What follows belongs to an exercise in optimizing a design on an open flow for small area; a production flow would make more cautious choices. In this exercise RTL edits were held to simulation tests only and were not proved equivalent to the original. Some runs may be left out. An edit can pass the tests and still lose a function that they never use. Power is estimated from default activity; no workload was simulated.

### design.v
`timescale 1ns / 1ps
module adder(
input [7:0] a,
input [7:0] b,
input clk,
input rst,
input cin,
output reg [7:0] sum,
output reg [7:0] diff,
output reg cout
);
reg [8:0] c;
integer i;
always @ (posedge clk) 
begin
c[0]=cin;
if (rst) begin
sum=8'b0;
diff=8'b0;
cout=1'b0;
end
else begin
if (cin == 0) begin 
for ( i=0; i<=7 ; i=i+1)
begin
sum[i]= a[i]^b[i]^c[i];
c[i+1]= (a[i]&b[i])|(a[i]&c[i])|(b[i]&c[i]);
end
end
else if (cin == 1) begin 
for ( i=0; i<8 ; i=i+1)
begin
diff[i]= a[i]^(~ b[i])^c[i];
c[i+1]= (a[i]&(~b[i]))|(a[i]&c[i])|((~b[i])&c[i]);
end
end
cout=c[8];
end
end
endmodule
`timescale 1ns / 1ps
module multi_4_4_pp0(
input clk,
input rst,
input [3:0] A0_3,
input [3:0] B0_3,
output reg [7:0] pp0
);
reg [7:0] pv;
reg [7:0] bp;  
integer i;
always @(posedge clk) 
	begin
		pv = 8'b00000000;
		bp = {4'b0000,B0_3};
		for (i = 0; i<=3; i=i+1)
			begin
				if (A0_3[i] == 1)
				pv = pv+bp;
				bp={bp[6:0], 1'b0};
			end
		if (rst)
			pp0=8'b0;
		else
			pp0=pv;
	end
endmodule 
`timescale 1ns / 1ps
module multi_4_4_pp1(
input clk,
input rst,
input [3:0] A4_7,
input [3:0] B0_3,
output reg [7:0] pp1
);
reg [7:0] pv;
reg [7:0] bp;  
integer i;
always @(posedge clk) 
	begin
		pv = 8'b00000000;
		bp = {4'b0000,B0_3};
		for (i = 0; i<=3; i=i+1)
			begin
				if (A4_7[i] == 1)
				pv = pv+bp;
				bp={bp[6:0], 1'b0};
			end
		if (rst)
			pp1=8'b0;
		else
			pp1=pv;
	end
endmodule 
`timescale 1ns / 1ps
module multi_4_4_pp2(
input clk,
input rst,
input [3:0] A0_3,
input [3:0] B4_7,
output reg [7:0] pp2
);
reg [7:0] pv;
reg [7:0] bp;  
integer i;
always @(posedge clk) 
	begin
		pv = 8'b00000000;
		bp = {4'b0000,B4_7};
		for (i = 0; i<=3; i=i+1)
			begin
				if (A0_3[i] == 1)
				pv = pv+bp;
				bp={bp[6:0], 1'b0};
			end
		if (rst)
			pp2=8'b0;
		else
			pp2=pv;
	end
endmodule 
`timescale 1ns / 1ps
module multi_4_4_pp3(
input clk,
input rst,
input [3:0] A4_7,
input [3:0] B4_7,
output reg [7:0] pp3
);
reg [7:0] pv;
reg [7:0] bp;  
integer i;
always @(posedge clk) 
	begin
		pv = 8'b00000000;
		bp = {4'b0000,B4_7};
		for (i = 0; i<=3; i=i+1)
			begin
				if (A4_7[i] == 1)
				pv = pv+bp;
				bp={bp[6:0], 1'b0};
			end
		if (rst)
			pp3=8'b0;
		else
			pp3=pv;
	end
endmodule
`timescale 1ns / 1ps
module divider(
    input [7:0] div,  
    input [7:0] dvr,  
	input clk,
	input rst,
    output [7:0] quotient,  
    output [7:0] remainder  
    );
integer i;
reg [7:0] diff;  
reg [7:0] qu; 
reg [7:0] rem; 
always @(posedge clk) begin
if (rst) begin
rem [7:0] = 8'b0;
qu [7:0] = 8'b0;
end
else begin
rem [7:0] = 8'b0;  
qu [7:0] = div[7:0];  
for (i=0;i<=7;i=i+1) begin
rem = rem<<1; 
rem[0] = qu[7]; 
qu = qu<<1; 
qu[0] = 1'b0; 
 if ( rem >= dvr) begin
rem = rem-dvr;
qu[0] = 1'b1;
						end
			end
end
end 
assign remainder [7:0] = rem[7:0];
assign quotient [7:0] = qu[7:0];
endmodule
`timescale 1ns / 1ps
module bin_to_decimal(
	input [15:0] B,
	output reg [19:0] bcdout
	);
	reg [35:0] z;
	integer i;
always @(*)
  begin
    for(i = 0; i <= 35; i = i+1)
	z[i] = 0;
    z[18:3] = B;  
    repeat(13)
	 begin
	if(z[19:16] > 4)	
		z[19:16] = z[19:16] + 3;
	if(z[23:20] > 4) 	
		z[23:20] = z[23:20] + 3;
	if(z[27:24] > 4) 	
		z[27:24] = z[27:24] + 3;
	if(z[31:28] > 4) 	
		z[31:28] = z[31:28] + 3;
	if(z[35:32] > 4) 	
		z[35:32] = z[35:32] + 3;
	z[35:1] = z[34:0];
    end      
    bcdout = z[35:16]; 
  end         
endmodule
`timescale 1ns / 1ps
module BIN_DEC1(
	input [15:0] B1,
	output reg [19:0] bcdout1
	);
	reg [35:0] z;
	integer i;
always @(*)
  begin
    for(i = 0; i <= 35; i = i+1)
	z[i] = 0;
    z[18:3] = B1;  
    repeat(13)
	 begin
	if(z[19:16] > 4)	
		z[19:16] = z[19:16] + 3;
	if(z[23:20] > 4) 	
		z[23:20] = z[23:20] + 3;
	if(z[27:24] > 4) 	
		z[27:24] = z[27:24] + 3;
	if(z[31:28] > 4) 	
		z[31:28] = z[31:28] + 3;
	if(z[35:32] > 4) 	
		z[35:32] = z[35:32] + 3;
	z[35:1] = z[34:0];
    end      
    bcdout1 = z[35:16]; 
  end         
endmodule
`timescale 1ns / 1ps
module BIN_DEC2(
	input [15:0] B2,
	output reg [19:0] bcdout2
	);
	reg [35:0] z;
	integer i;
always @(*)
  begin
    for(i = 0; i <= 35; i = i+1)
	z[i] = 0;
    z[18:3] = B2;  
    repeat(13)
	 begin
	if(z[19:16] > 4)	
		z[19:16] = z[19:16] + 3;
	if(z[23:20] > 4) 	
		z[23:20] = z[23:20] + 3;
	if(z[27:24] > 4) 	
		z[27:24] = z[27:24] + 3;
	if(z[31:28] > 4) 	
		z[31:28] = z[31:28] + 3;
	if(z[35:32] > 4) 	
		z[35:32] = z[35:32] + 3;
	z[35:1] = z[34:0];
    end      
    bcdout2 = z[35:16]; 
  end         
endmodule
`timescale 1ns / 1ps
module seg7decimal(
	 input [31:0] x,
    input clk,
    input rst,
    output reg [6:0] a_to_g,
    output reg [7:0] an,
    output wire dp 
	 );
wire [2:0] s;	 
reg [3:0] digit;
wire [7:0] aen;
reg [19:0] clkdiv;
assign dp = 1;
assign s = clkdiv[19:17];
assign aen = 8'b11111111;  
always @(posedge clk) 
	if (rst)
	digit = 4'b0;
	else
	case(s)
	0:digit = x[3:0];  
	1:digit = x[7:4];  
	2:digit = x[11:8];  
	3:digit = x[15:12];  
	4:digit = x[19:16];
	5:digit = x[23:20];
	6:digit = x[27:24];
	7:digit = x[31:28];
	default:digit = x[3:0];
	endcase
	always @(*)
case(digit)
0:a_to_g = 7'b1000000; 
1:a_to_g = 7'b1111001; 
2:a_to_g = 7'b0100100; 
3:a_to_g = 7'b0110000; 
4:a_to_g = 7'b0011001; 
5:a_to_g = 7'b0010010; 
6:a_to_g = 7'b0000010; 
7:a_to_g = 7'b1111000; 
8:a_to_g = 7'b0000000; 
9:a_to_g = 7'b0010000; 
'hA:a_to_g = 7'b0111111;  
'hB:a_to_g = 7'b1111111;  
'hC:a_to_g = 7'b1110111;
default: a_to_g = 7'b0000000;  
endcase
always @(*)begin
an=8'b11111111;
if(aen[s] == 1)
an[s] = 0;
end
always @(posedge clk) begin
if (rst)
clkdiv <= 20'b0;
else
clkdiv <= clkdiv+1;
end
endmodule
`timescale 1ns / 1ps
 module Nexys4_Abacus_Top(
	 input clk,
	 input rst,
	 input btnC,
	 input btnU, 
	 input btnD,
	 input btnR,
	 input btnL,
	 input [15:0] sw, 
     output [15:0] led,
     output [6:0] seg,
     output [7:0] an, 
     output dp
 );
reg [31:0] x; 
wire [7:0] sum;
wire [7:0] diff;
wire cout;
reg [15:0] B;  
wire[19:0] bcdout; 
reg [15:0] B1;  
wire[19:0] bcdout1; 
reg [15:0] B2;  
wire[19:0] bcdout2; 
 wire [7:0] QU; 
 wire [7:0] REM;  
wire [15:0] Product;
wire [7:0] PP0; 
wire [7:0] PP1;
wire [7:0] PP2;
wire [7:0] PP3;
wire [21:0] p_temp;
wire [7:0] zero_diff;
wire [7:0] twoC_diff;
wire clr_seg;
assign clr_seg = btnU | btnD | btnC; 
wire clr_seg_DIV;
assign clr_seg_DIV = btnR | btnL;
assign zero_diff[7:0] = diff[7:0];  
assign twoC_diff[7:0] = ((~(zero_diff[7:0])) +8'b00000001);	
assign p_temp[3:0] = PP0[3:0];
assign Product[3:0] = p_temp[3:0];
assign p_temp[9:4] = PP0[7:4]+PP1[3:0]+PP2[3:0];  
assign Product[7:4] = p_temp[7:4];
assign p_temp[15:10] = PP1[7:4] + PP2[7:4] + PP3[3:0]+ {2'b00, p_temp[9:8]} ;   
assign Product[11:8] = p_temp[13:10];
assign p_temp[21:16] = PP3[7:4] + {2'b00,p_temp[15:14]};  
assign Product[15:12] = p_temp[19:16];
assign led[15:0] = sw[15:0];
always @(*) begin
B = 16'b0;  
B1 = 16'b0;
B2 = 16'b0;
if ( (btnU == 1) && (sw[15:8] <= sw[7:0]))  
begin
B = twoC_diff[7:0];
            x[31:28] = 0; 
			 x[27:24] = 0;  
             x[23:20] = 0; 
             x[19:16] = 0; 
             x[15:12] = 'hA;
			 x[11:8] = bcdout[11:8];  
			 x[7:4] = bcdout[7:4]; 
			 x[3:0] = bcdout[3:0]; 
	end
else if ( (btnU == 1) && (sw[15:8] >= sw[7:0] ))
	begin
B = diff[7:0];
                x[31:28] = 0; 
			 x[27:24] = 0;  
             x[23:20] = 0; 
             x[19:16] = 0; 
             x[15:12] = bcdout[15:12]; 
			 x[11:8] = bcdout[11:8];  
             x[7:4] = bcdout[7:4]; 
             x[3:0] = bcdout[3:0]; 
	end
else if (btnC == 1) begin 
B = sum[7:0];     
                 x[31:28] = 0; 
                 x[27:24] = 0;  
                 x[23:20] = 0; 
                 x[19:16] = 0; 
                 x[15:12] = bcdout[15:12]; 
                 x[11:8] = bcdout[11:8];  
                 x[7:4] = bcdout[7:4]; 
                 x[3:0] = bcdout[3:0]; 
end
else if (btnD == 1) begin
B = Product[15:0];
            x[31:28] = 0; 
			 x[27:24] = 0;  
             x[23:20] = 0; 
             x[19:16] = bcdout[19:16]; 
             x[15:12] = bcdout[15:12]; 
			 x[11:8] = bcdout[11:8];  
             x[7:4] = bcdout[7:4]; 
             x[3:0] = bcdout[3:0]; 
end
else if (btnR == 1) begin
B1 = QU[7:0];  
            x[31:28] = 0; 
			 x[27:24] = 0;  
             x[23:20] = 0; 
             x[19:16] = 0; 
             x[15:12] = bcdout1[15:12]; 
			 x[11:8] = bcdout1[11:8];  
             x[7:4] = bcdout1[7:4]; 
             x[3:0] = bcdout1[3:0]; 
end
else if (btnL == 1) begin
B2 = REM[7:0];  
             x[31:28] = 0; 
			 x[27:24] = 0;  
             x[23:20] = 0; 
             x[19:16] = 0; 
             x[15:12] = bcdout2[15:12]; 
			 x[11:8] = bcdout2[11:8];  
             x[7:4] = bcdout2[7:4]; 
             x[3:0] = bcdout2[3:0]; 
end
else 
	begin
B = sw[7:0]; 	
B2 = sw[15:8];
             x[31:28] = bcdout2[15:12]; 
			 x[27:24] = bcdout2[11:8];  
             x[23:20] = bcdout2[7:4]; 
             x[19:16] = bcdout2[3:0]; 
             x[15:12] = bcdout[15:12]; 
			 x[11:8] = bcdout[11:8];  
             x[7:4] = bcdout[7:4]; 
             x[3:0] = bcdout[3:0]; 
	end
end
bin_to_decimal u1 (
.B(B), 
.bcdout(bcdout)
);
BIN_DEC1 u2 (
.B1(B1),  
.bcdout1(bcdout1) 
);
BIN_DEC2 u3 (
.B2(B2),  
.bcdout2(bcdout2) 
);
seg7decimal u7 (
.rst(rst),
.x(x),
.clk(clk),
.a_to_g(seg),
.an(an),
.dp(dp)
);
adder u8 (
.rst(rst),
.clk(clk),
.a(sw[15:8]),
.b(sw[7:0]),
.sum(sum),
.diff(diff),
.cout(cout),
.cin(btnU)
);
multi_4_4_pp0 u9 (
.rst(rst),
.clk(clk),
.A0_3(sw[11:8]),
.B0_3(sw[3:0]),
.pp0(PP0)
);
multi_4_4_pp1 u10 (
.rst(rst),
.clk(clk),
.A4_7(sw[15:12]),
.B0_3(sw[3:0]),
.pp1(PP1)
);
multi_4_4_pp2 u11 (
.rst(rst),
.clk(clk),
.A0_3(sw[11:8]),
.B4_7(sw[7:4]),
.pp2(PP2)
);
multi_4_4_pp3 u12 (
.rst(rst),
.clk(clk),
.A4_7(sw[15:12]),
.B4_7(sw[7:4]),
.pp3(PP3)
);
divider u13(
.rst(rst),
.clk(clk),
.div(sw[15:8]),
.dvr(sw[7:0]),
.quotient(QU),
.remainder(REM)
);
endmodule
### constraint.sdc
create_clock -name core_clock -period 25.0 [get_ports {clk}]
set_input_delay 5.0000 -clock core_clock [delete_from_list [all_inputs] [get_ports {clk}]]
set_output_delay 5.0000 -clock core_clock [all_outputs]
set_load 0.01 [all_outputs]
### config.mk
export PLATFORM = sky130hd
export DESIGN_NAME = Nexys4_Abacus_Top
export DESIGN_NICKNAME = Nexys4_Abacus_Top
export VERILOG_FILES = /design/flow/design.v
export SDC_FILE = /design/flow/constraint.sdc
export NUM_CORES = 4
export LEC_CHECK = 0
export CAP_MARGIN = 20
export CORE_MARGIN = 2
export CORE_UTILIZATION = 40
export SLEW_MARGIN = 20
### run.sh
#!/bin/bash
# synth_recipe.tcl (not shown) runs the flow's synth.tcl, then flattens the netlist and writes it again
# the make line also repeats each setting of config.mk as NAME=value (left out here)
make -C /OpenROAD-flow-scripts/flow DESIGN_CONFIG=/design/flow/config.mk WORK_HOME=/design/flow/orfs CLKGATE_MAP_FILE= SYNTH_SCRIPT=/design/flow/synth_recipe.tcl finish
==> run summary, run 1 <==
hold depth=1; Worst-path clk slew=80 ps; Via-to-Cell Ratio=5.86; share of cells above drive strength 1=0.0791; placed instance area=17800 µm²; Worst Setup SP=sw[1]; min-delay src=u7.clkdiv[0]$_SDFF_PP0_; WHS=449 ps; total die area=44100 µm²; fillers=4185; reg2reg path depth=85; number of flops mapped to enable cells by yosys=0; initial antenna violation count=0; Root Buffer=clkbuf_16; Design Area, Final=18100 µm²; total CTS buffers=9; Resized Gates After CTS=0; critical path arrival=22850 ps; first-pass GRT wire length=76.5 mm; CTS Buffer Depth=2; Yosys reg bits=91; Ports=55; hold_buf cts=0; Placeable Area=41900 µm²; Final Hold Fails=0; Crit path largest cell delay=690 ps; top cells by area, synth=ha_1 15%, dfxtp_1 11%, fa_1 5.3%; syn nets=2482; Crit path required time=25220 ps; P_leak=0.00780 µW; Post-synth top flop=dfxtp_1; CP Capture Type=flop; CTS sink count=91; Fmax achieved=44.2 MHz; DR DRC count=0; largest net degree at the start of global routing=81; DR iter-0 viols=1111; row count=75; status=no timing/DRC/antenna violations; Hold/Removal Path Class=flop to flop; input/output buffers=53; top-count cell post-synth=nor2_1; synthesized cell area=17000 µm²; Clock Latency Late Sink=360 ps; Setup crit start kind=input pin; fin. max-slew vios=0; number of max-cap violations=0; power per cell area=128 nW/µm²; Crit Path Class=input pin to flop; vias in the first global route=15.4k; Yosys cell types=128; Post-CTS Setup Bufs=0; via count=16.1k; DP HPWL=35.4 mm; Tcrit/Tclk final=0.905; # setup viols final=0; Slew HR=0.301; area delta synth->final=6.57%; total iterations of the first detailed-routing run=6; syn_area_per_cell=7.66 µm²; Mapped Cells=2215; Multi-input gate area=14000 µm²; Worst R2R Start=u9.pp0[5]$_SDFF_PP0_; RSZ-0062 raised after global routing=false; H-tree levels=3; post-route ant nets=0; number of inserted diodes=0; Initial Util=0.405; VDD IR max=0.000157 V; crit-path max FO=20; GP Congestion=0.914; asr flop ratio synth=0; Overflow after GRT=0; Syn. warnings=11; post-layout min period=22630 ps; Worst-Margin Slew=1030 ps; dominant cell type by area after synthesis=ha_1; register area share after synthesis=0.107; post-synth top area share=0.147; drt total wl=45.5 mm
[run 1: worst paths after layout]
kind | slack, ps | endpoint
setup / recovery | 2370 | u13.rem[1]$_SDFF_PP0_
hold / removal | 450 | u7.clkdiv[0]$_SDFF_PP0_
setup reg to reg | 3820 | seg[5]$_DFF_P_
hold reg to reg | 450 | u7.clkdiv[0]$_SDFF_PP0_
[run 1: logic make-up (layout without fill, tap and decap cells)]
logic type	after synthesis	in the layout	synth area share
and+or+nand+nor	728	728	0.212
AOI/OAI and AO/OA	631	631	0.263
buffers and inverters	264	248	0.0686
adders and majority gates	244	244	0.200
xor gates and xnor gates	136	136	0.0734
muxes	120	120	0.0762
DFF	91	91	0.107
other	1	1	0.000221
[run 1: sequential cells by signal (all words and copies together) (netlist names)]
register   flops
u7.clkdiv     20
u10.pp1        8
u11.pp2        8
u12.pp3        8
u13.qu         8
u13.rem        8
u8.diff        8
u8.sum         8
u9.pp0         8
seg            7
[run 1: placed cells by master, fill, tap and decap left out, types with 17 or more instances in the layout]
master | netlist | layout
nand2_1 | 189 | 189
nand3_1 | 61 | 61
and3_1 | 23 | 23
nor4_1 | 18 | 18
buf_4 | 23 | 26
a211oi_1 | 30 | 30
o211ai_1 | 17 | 17
mux2i_1 | 74 | 74
nand2b_1 | 34 | 34
and2_1 | 21 | 21
xor2_1 | 39 | 39
ha_1 | 199 | 199
dfxtp_1 | 91 | 91
a31oi_1 | 27 | 27
inv_1 | 144 | 144
clkdlybuf4s50_1 | 0 | 51
a21o_1 | 69 | 69
mux2_2 | 40 | 40
xnor2_1 | 92 | 92
nor2_1 | 212 | 212
a21oi_1 | 177 | 176
nand4_1 | 31 | 31
nor3_1 | 52 | 51
fa_1 | 45 | 45
o21ai_0 | 94 | 94
[run 1: per-layer routing]
| layer | global-route usage | up-vias | part of all wire |
|---|---|---|---|
| met5 | 0 | - | 0 |
| met3 | 0.0122 | 52 | 0.038 |
| li1 | - | 7996 | - |
| met1 | 0.274 | 7607 | 0.46 |
| met4 | 0.0570 | 0 | 0.019 |
| met2 | 0.362 | 403 | 0.48 |
[run 1: area by class of cell]
cell class | count | share of cell area
repair buffers | 79 | 0.0396
clock buffers | 9 | 0.0124
well taps | 539 | 0.0373
clock inverters | 7 | 0.00450
flip-flops and latches | 91 | 0.101
inverters | 153 | 0.0317
multi-input cells | 1860 | 0.774
[run 1: power by group]
| part | internal (µW) | switching (µW) |
|---|---|---|
| Combinational | 811 | 1190 |
| Sequential | 172 | 8.33 |
| Clock | 71.3 | 69.4 |
[run 1: through the flow]
stage	instances	total power, µW	worst slack [ps]
6_report	2738	2320	2370
5_1_grt	2738	2560	684
3_3_place_gp	2722	2100	2400
2_1_floorplan	2215	1810	4820
3_5_place_dp	2722	2150	1870
4_1_cts	2738	2310	2220
[run 1: critical path: cells and delay by family]
family / cells / cell delay, ps
AOI/OAI and AO/OA: 49 / 10210
adders and majority gates: 8 / 3030
and+or+nand+nor: 12 / 2160
buffers and inverters: 3 / 1280
muxes: 3 / 1120
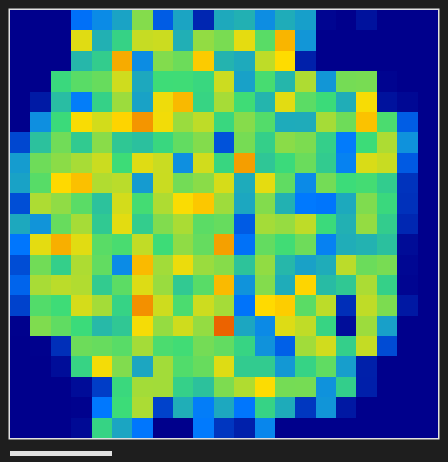
Run 1: local utilization
Bar = 50 µm. The die is cut into 21 by 21 equal tiles; dark blue is low, red is high, 0 to 100% covered.
tiles over 75% full = 4.5%
mean over tiles = 40%
fullest tile = 89%
nearly empty tiles = 20%

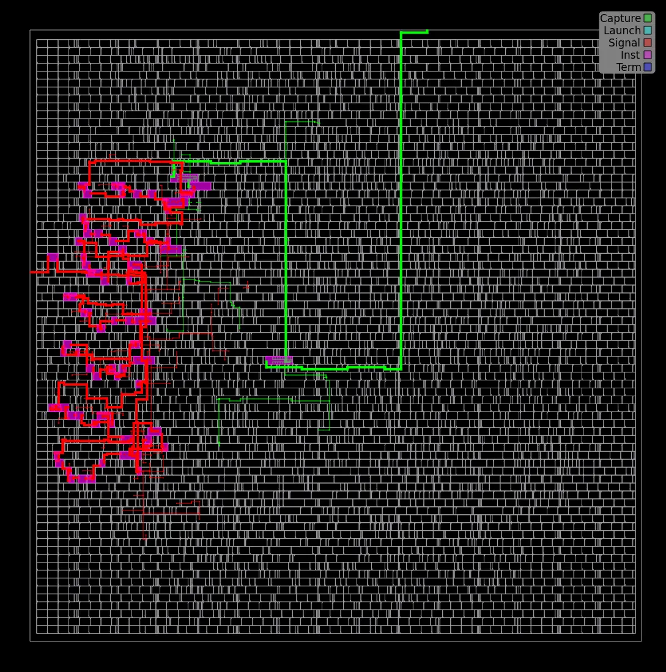
Run 1: worst path highlighted
final setup TNS: 0 ps
Final WS setup: 2370 ps
Util after Layout: 0.431

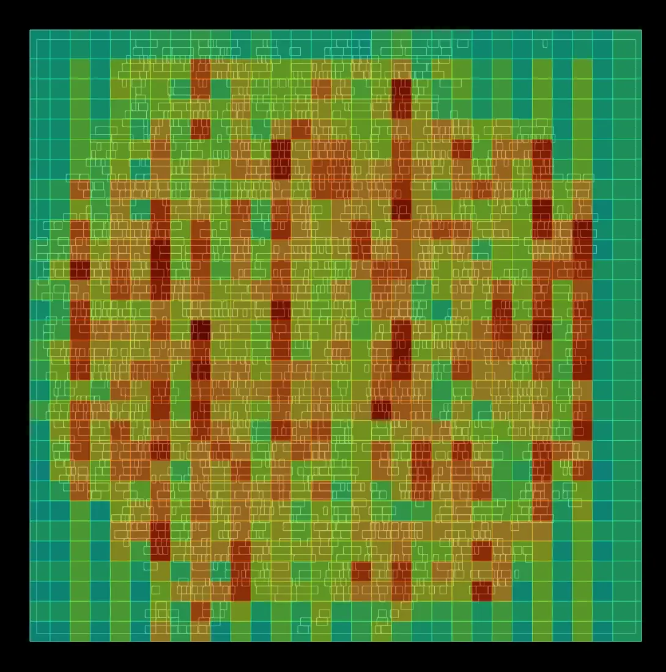
Run 1: track usage over the die
met1 usage: 0.274
wire per inst: 16.6 µm
M3 GR Usage: 0.0122
Most Crowded Layer GR: met2
GR Util All Layers: 0.206

Run 1, ports around the boundary:
Bar = 50 µm. Pins as bars across the die edge, other pins in gray.
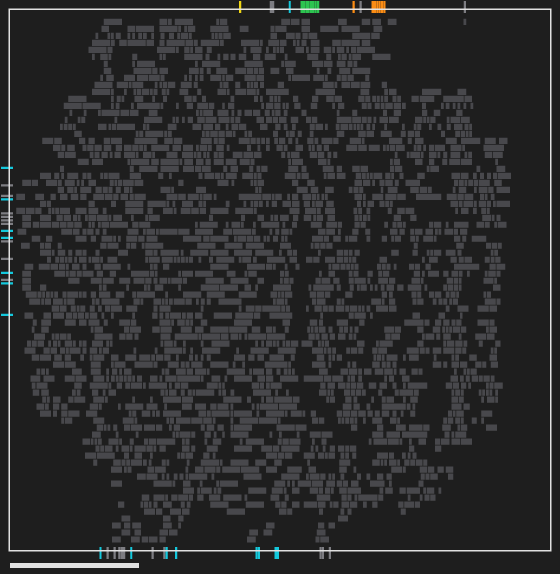

## Run 2: files that changed since run 1, shown whole
==> design.v <==
`timescale 1ns / 1ps
module Nexys4_Abacus_Top(
    input clk,
    input rst,
    input btnC,
    input btnU,
    input btnD,
    input btnR,
    input btnL,
    input [15:0] sw,
    output [15:0] led,
    output [6:0] seg,
    output [7:0] an,
    output dp
);
assign led = sw;
assign dp = 1'b1;
wire [7:0] A = sw[15:8];
wire [7:0] B = sw[7:0];
reg [7:0] ap, bp, held;
reg up, r0;
reg [3:0] digit;
reg [16:0] lf;
reg [2:0] s;
wire lf_z = ~|lf[15:0];
wire lf_fb = lf[16] ^ lf[13] ^ lf_z;
wire lf_wrap = lf[16] & lf_z;
reg [7:0] as;
reg ac;
integer j;
always @(*) begin
    ac = up;
    for (j = 0; j < 8; j = j + 1) begin
        as[j] = ap[j] ^ bp[j] ^ up ^ ac;
        ac = (ap[j] & (bp[j] ^ up)) | (ac & (ap[j] ^ bp[j] ^ up));
    end
end
wire same = (btnU == up);
wire [7:0] w = same ? as : held;
reg [15:0] prod;
reg [7:0] acc;
reg pc;
reg [7:0] pp;
integer m, n;
always @(*) begin
    acc = ap & {8{bp[0]}};
    prod[0] = acc[0];
    acc = {1'b0, acc[7:1]};
    for (m = 1; m < 8; m = m + 1) begin
        pp = ap & {8{bp[m]}};
        pc = 1'b0;
        for (n = 0; n < 8; n = n + 1) begin
            {pc, acc[n]} = {(acc[n] & pp[n]) | (pc & (acc[n] ^ pp[n])), acc[n] ^ pp[n] ^ pc};
        end
        prod[m] = acc[0];
        acc = {pc, acc[7:1]};
    end
    prod[15:8] = acc;
end
wire [7:0] dvr = {bp[7:1], bp[0] | r0};
reg [7:0] quo;
reg [7:0] rem;
reg [7:0] t;
reg bw;
integer i, q;
always @(*) begin
    rem = 8'd0;
    for (i = 7; i >= 0; i = i - 1) begin
        rem = {rem[6:0], ap[i]};
        bw = 1'b0;
        for (q = 0; q < 8; q = q + 1) begin
            t[q] = rem[q] ^ dvr[q] ^ bw;
            bw = (~rem[q] & dvr[q]) | (bw & ~(rem[q] ^ dvr[q]));
        end
        quo[i] = ~bw;
        if (~bw) rem = t;
    end
end
reg gt;
integer g;
always @(*) begin
    gt = 1'b0;
    for (g = 0; g < 8; g = g + 1)
        gt = (A[g] & ~B[g]) | (~(A[g] ^ B[g]) & gt);
end
wire neg = ~gt;
wire none = ~(btnU | btnC | btnD | btnR | btnL);
wire ng = btnU & neg;
reg [7:0] wn;
reg nc;
integer e;
always @(*) begin
    nc = ng;
    for (e = 0; e < 8; e = e + 1) begin
        wn[e] = w[e] ^ ng ^ nc;
        nc = nc & (w[e] ^ ng);
    end
end
reg [15:0] v;
always @(*) begin
    if (btnU | btnC) v = {8'd0, wn};
    else if (btnD)   v = prod;
    else if (btnR)   v = {8'd0, quo};
    else if (btnL)   v = {8'd0, rem};
    else             v = {8'd0, s[2] ? A : B};
end
function [3:0] add3(input [3:0] x);
    add3 = {x[3] | (x[2] & x[0]) | (x[2] & x[1]),
            (x[3] & x[0]) | (x[2] & ~x[1] & ~x[0]),
            (x[3] & ~x[0]) | (~x[2] & x[1]) | (x[1] & x[0]),
            (x[3] & ~x[0]) | (~x[3] & ~x[2] & x[0]) | (x[2] & x[1] & ~x[0])};
endfunction
reg [35:0] z;
integer k;
always @(*) begin
    z = 36'd0;
    z[18:3] = v;
    for (k = 0; k < 13; k = k + 1) begin
        z[19:16] = add3(z[19:16]);
        z[23:20] = add3(z[23:20]);
        z[27:24] = add3(z[27:24]);
        z[31:28] = add3(z[31:28]);
        z[35:32] = add3(z[35:32]);
        z[35:1] = z[34:0];
    end
end
wire [19:0] bcd = z[35:16];
wire [2:0] ti = none ? {1'b0, s[1:0]} : s;
reg [3:0] dsel;
always @(*) begin
    case (ti)
        3'd0: dsel = bcd[3:0];
        3'd1: dsel = bcd[7:4];
        3'd2: dsel = bcd[11:8];
        3'd3: dsel = bcd[15:12];
        3'd4: dsel = bcd[19:16];
        default: dsel = 4'd0;
    endcase
end
wire [3:0] dnext = (btnU & neg & (s == 3'd3)) ? 4'hA : dsel;
always @(posedge clk) begin
    r0 <= rst;
    if (rst) begin
        ap <= 8'd0;
        bp <= 8'd0;
        up <= 1'b0;
        held <= 8'd0;
        digit <= 4'd0;
        lf <= 17'd0;
        s <= 3'd0;
    end else begin
        ap <= A;
        bp <= B;
        up <= btnU;
        if (!same) held <= as;
        digit <= dnext;
        lf <= {lf[15:0], lf_fb};
        s <= {s[2] ^ (lf_wrap & s[1] & s[0]), s[1] ^ (lf_wrap & s[0]), s[0] ^ lf_wrap};
    end
end
reg [6:0] a_to_g;
always @(*) begin
    case (digit)
        4'h0: a_to_g = 7'b1000000;
        4'h1: a_to_g = 7'b1111001;
        4'h2: a_to_g = 7'b0100100;
        4'h3: a_to_g = 7'b0110000;
        4'h4: a_to_g = 7'b0011001;
        4'h5: a_to_g = 7'b0010010;
        4'h6: a_to_g = 7'b0000010;
        4'h7: a_to_g = 7'b1111000;
        4'h8: a_to_g = 7'b0000000;
        4'h9: a_to_g = 7'b0010000;
        4'hA: a_to_g = 7'b0111111;
        4'hB: a_to_g = 7'b1111111;
        4'hC: a_to_g = 7'b1110111;
        default: a_to_g = 7'b0000000;
    endcase
end
assign seg = a_to_g;
assign an = ~(8'd1 << s);
endmodule
==> config.mk <==
export PLATFORM = sky130hd
export DESIGN_NAME = Nexys4_Abacus_Top
export DESIGN_NICKNAME = Nexys4_Abacus_Top
export VERILOG_FILES = /design/flow/design.v
export SDC_FILE = /design/flow/constraint.sdc
export NUM_CORES = 4
export LEC_CHECK = 0
export ABC_AREA = 1
export CAP_MARGIN = 20
export CORE_MARGIN = 2
export CORE_UTILIZATION = 40
export SLEW_MARGIN = 20
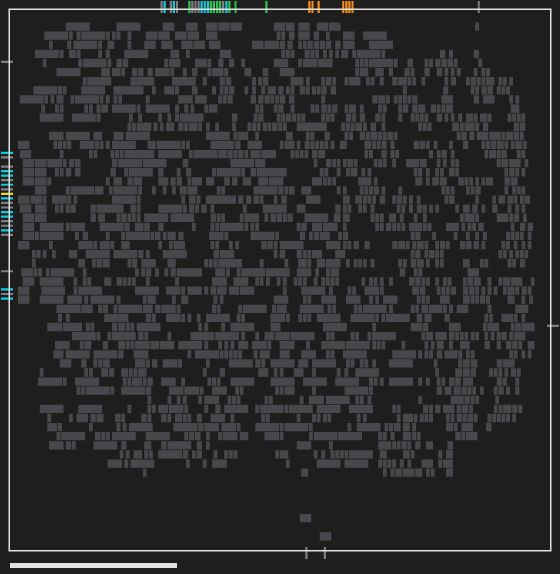
Run 2: ports around the boundary
Bar = 50 µm. Pins as bars across the die edge, other pins in gray.
green -> `an`  # pins 8, direction output, edge north
yellow -> `btnL`  # pins 1, direction input, edge west
orange -> `seg`  # pins 7, direction output, edge north
cyan -> `led`  # pins 16, direction output, edge 10 west, 6 north
all pins by edge = 29 north, 23 west, 2 south, 1 east

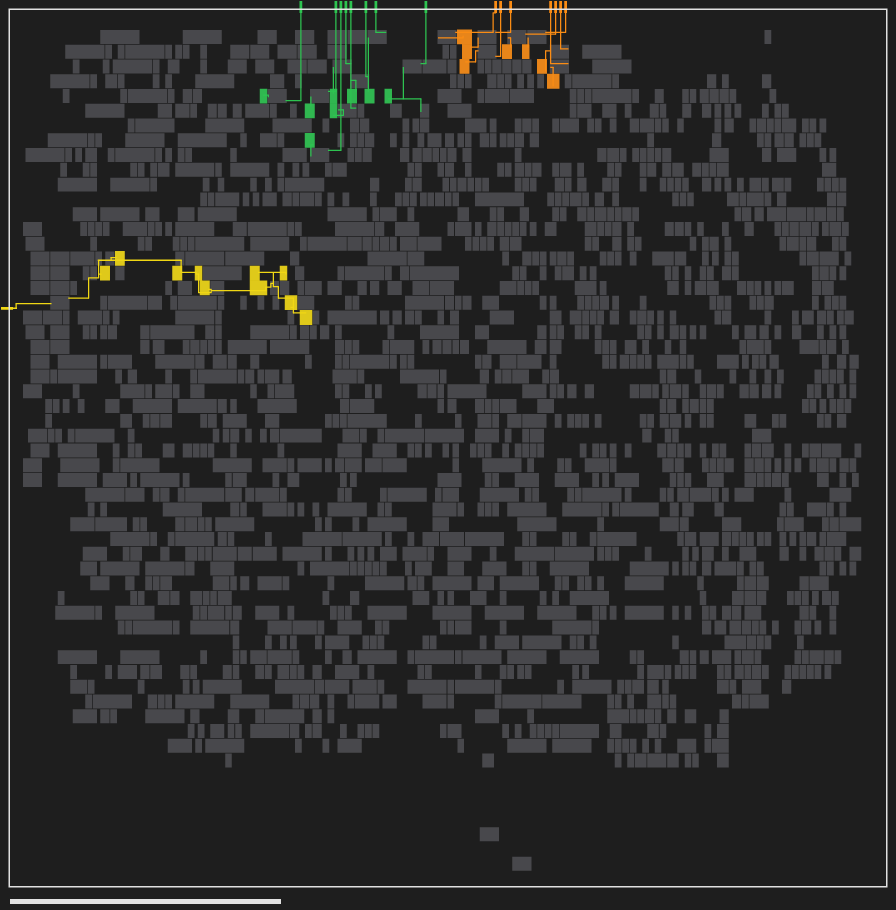
Run 2: I/O nets highlighted
Bar = 50 µm.
orange -> `seg`  # direction output, edge north, end cells 7, wire 90.3 µm
green -> `an`  # direction output, edge north, end cells 8, wire 162 µm
yellow -> `btnL`  # direction input, edge west, end cells 10, wire 82.2 µm

==> run summary, run 2 <==
hold path endpoint=lf[11]$_SDFF_PP0_ (was u7.clkdiv[0]$_SDFF_PP0_); Resized Gates After CTS=0 (unchanged); final setup TNS=0 ps (unchanged); WHS=430 ps (was 449 ps); DP Cell Count=1924 (was 2722); Fmax achieved=43.6 MHz (was 44.2 MHz); Ports=55 (unchanged); hold_buf cts=0 (unchanged); H-tree levels=2 (was 3); total CTS buffers=5 (was 9); via count=9458 (was 16.1k); top-count cell post-synth=nand2_1 (was nor2_1); dominant combinational cell family by area after synthesis=simple AND/OR/NAND/NOR gates (was compound AO/OA/AOI/OAI gates); VDD IR max=0.000120 V (was 0.000157 V); Synth Area in Compound Gates=0.104 (was 0.263); DP HPWL=20.5 mm (was 35.4 mm); wire per inst=12.7 µm (was 16.6 µm); Switching Share=0.580 (was 0.545); adder-cell share of the synthesized area=0.259 (was 0.200); DR iter-0 viols=509 (was 1111); syn_area_per_cell=6.23 µm² (was 7.66 µm²); initial antenna violation count=0 (unchanged); number of flops mapped to enable cells by yosys=0 (unchanged); share of power burned in combinational logic=0.868 (was 0.862); top cells by area, synth=nand2_1 18%, fa_1 18%, dfxtp_1 10% (was ha_1 15%, dfxtp_1 11%, fa_1 5.3%); GP Congestion=0.885 (was 0.914); overall power=1260 µW (was 2320 µW); Syn. warnings=1 (was 11); total iterations of the first detailed-routing run=5 (was 6); row count=57 (was 75); total die area=26000 µm² (was 44100 µm²); Placeable Area=24300 µm² (was 41900 µm²); Yosys reg bits=50 (was 91); area delta synth->final=9.31% (was 6.57%); Synth Area in XOR/XNOR=0.0186 (was 0.0734); status=no timing/DRC/antenna violations (unchanged); input/output buffers=53 (unchanged); simple logic cell fraction of the synthesized area=0.376 (was 0.212); Root Buffer=clkbuf_16 (unchanged); CTS Buffer Depth=2 (unchanged); first-pass GRT wire length=41.9 mm (was 76.5 mm); vias in the first global route=9001 (was 15.4k); Worst-Margin Slew=841 ps (was 1030 ps); synthesized cell area=9910 µm² (was 17000 µm²); power per cell area=116 nW/µm² (was 128 nW/µm²); post-synthesis mux area share=0.00404 (was 0.0762); syn nets=1766 (was 2482); Worst R2R Start=bp[0]$_SDFF_PP0_ (was u9.pp0[5]$_SDFF_PP0_); number of max-cap violations=0 (unchanged)
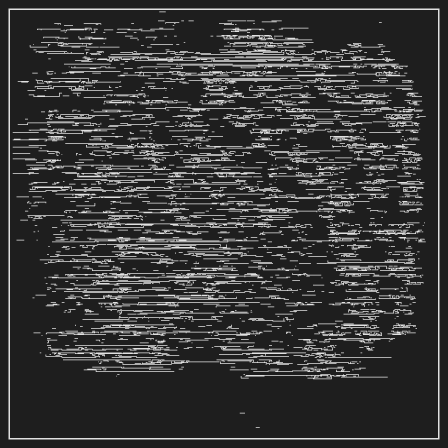
Run 2: met1 routing
longest straight run = 51.5 µm
share of all routed wire = 47%
wire length on this layer = 11500 µm

==> run 2: cell type report <==
cell class | count | area share
flip-flops and latches | 50 | 0.0926
multi-input cells | 1202 | 0.700
repair buffers | 65 | 0.0573
clock inverters | 3 | 0.00266
clock buffers | 5 | 0.0116
inverters | 283 | 0.0985
well taps | 324 | 0.0374
==> run 2: worst max-delay path by stage <==
stage                                 from                  end  depth (start not counted)
after global routing      bp[0]$_SDFF_PP0_  digit[2]$_SDFF_PP0_                        133
after global placement    bp[0]$_SDFF_PP0_  digit[1]$_SDFF_PP0_                        129
after detailed placement  bp[0]$_SDFF_PP0_  digit[0]$_SDFF_PP0_                        129
final                     bp[0]$_SDFF_PP0_  digit[0]$_SDFF_PP0_                        127
after floorplan           bp[0]$_SDFF_PP0_  digit[2]$_SDFF_PP0_                        134
after CTS                 bp[0]$_SDFF_PP0_  digit[0]$_SDFF_PP0_                        129
==> run 2: critical path, delay by kind of cell, from the launching register on <==
family / cells / cell delay [ps]
AO/OA/AOI/OAI: 16 / 2860
AND/OR/NAND/NOR: 31 / 3590
flip-flops: 1 / 420
buffers and inverters: 26 / 1910
adder cells (fa/ha/maj): 50 / 13410
XOR/XNOR: 4 / 640
==> run 2: power by group through the flow <==
stage,Combinational (µW),Clock (µW),Sequential (µW)
finish,1090,72.5,93.8
global route,1280,77.4,94.7
detailed placement,1070,0,95.4
floorplan,828,0,90.6
CTS,1070,74.7,93.7
global placement,1070,0,95.6
==> run 2: kinds of logic (layout without fill, tap and decap cells) <==
logic type,count (synthesis),count (layout)
AND/OR/NAND/NOR,845,845
buffers and inverters,338,356
AO/OA/AOI/OAI,178,178
adder cells (fa/ha/maj),153,153
flip-flops,50,50
XOR/XNOR,21,21
multiplexers,4,4
other,1,1
==> run 2: routing by layer <==
| layer | up-vias | track usage | part of all wire | routed length (µm) |
|---|---|---|---|---|
| met5 | - | 0 | 0 | 0 |
| met4 | 0 | 0.0394 | 0.019 | 457 |
| met3 | 32 | 0.0216 | 0.035 | 848 |
| met2 | 148 | 0.342 | 0.48 | 11700 |
| met1 | 4319 | 0.257 | 0.47 | 11500 |
| li1 | 4959 | - | - | - |
==> run 2: stage by stage <==
stage	worst slack, ps	util	area, µm²
after detailed placement	597	0.438	10600
after global placement	1290	0.438	10600
after CTS	586	0.444	10800
after floorplan	2670	-	9910
final	2040	0.445	10800
after global routing	56.9	0.445	10800

afterwards: timing with drivers on the ports:
The results above use ideal ports. As a check the final layouts listed here were re-extracted and re-timed, cells and wires unchanged. Step 1, drivers: a clkbuf_16 drives clk and a buf_2 each remaining input, both assumed. Step 2, shift: input delay + t, output delay - t, t = (earliest + latest rising clock arrival at the registers) / 2. This alone moves slack from input paths to output paths. a / b / c = ideal / step 1 / step 2; a / b = the first two.
| run | shift t [ns] | setup slack, ns | worst setup path at the end |
|---|---|---|---|
| run 1 | 0.413 | 2.371 / 2.399 / 1.986 | input to register |
| run 2 | 0.333 | 2.043 / 2.043 / 2.043 | register to register |
After both steps setup and hold are still met in every run listed. For run 1, which loses most, drivers alone change the setup slack by +0.028 ns; drivers and shift together by -0.385 ns.
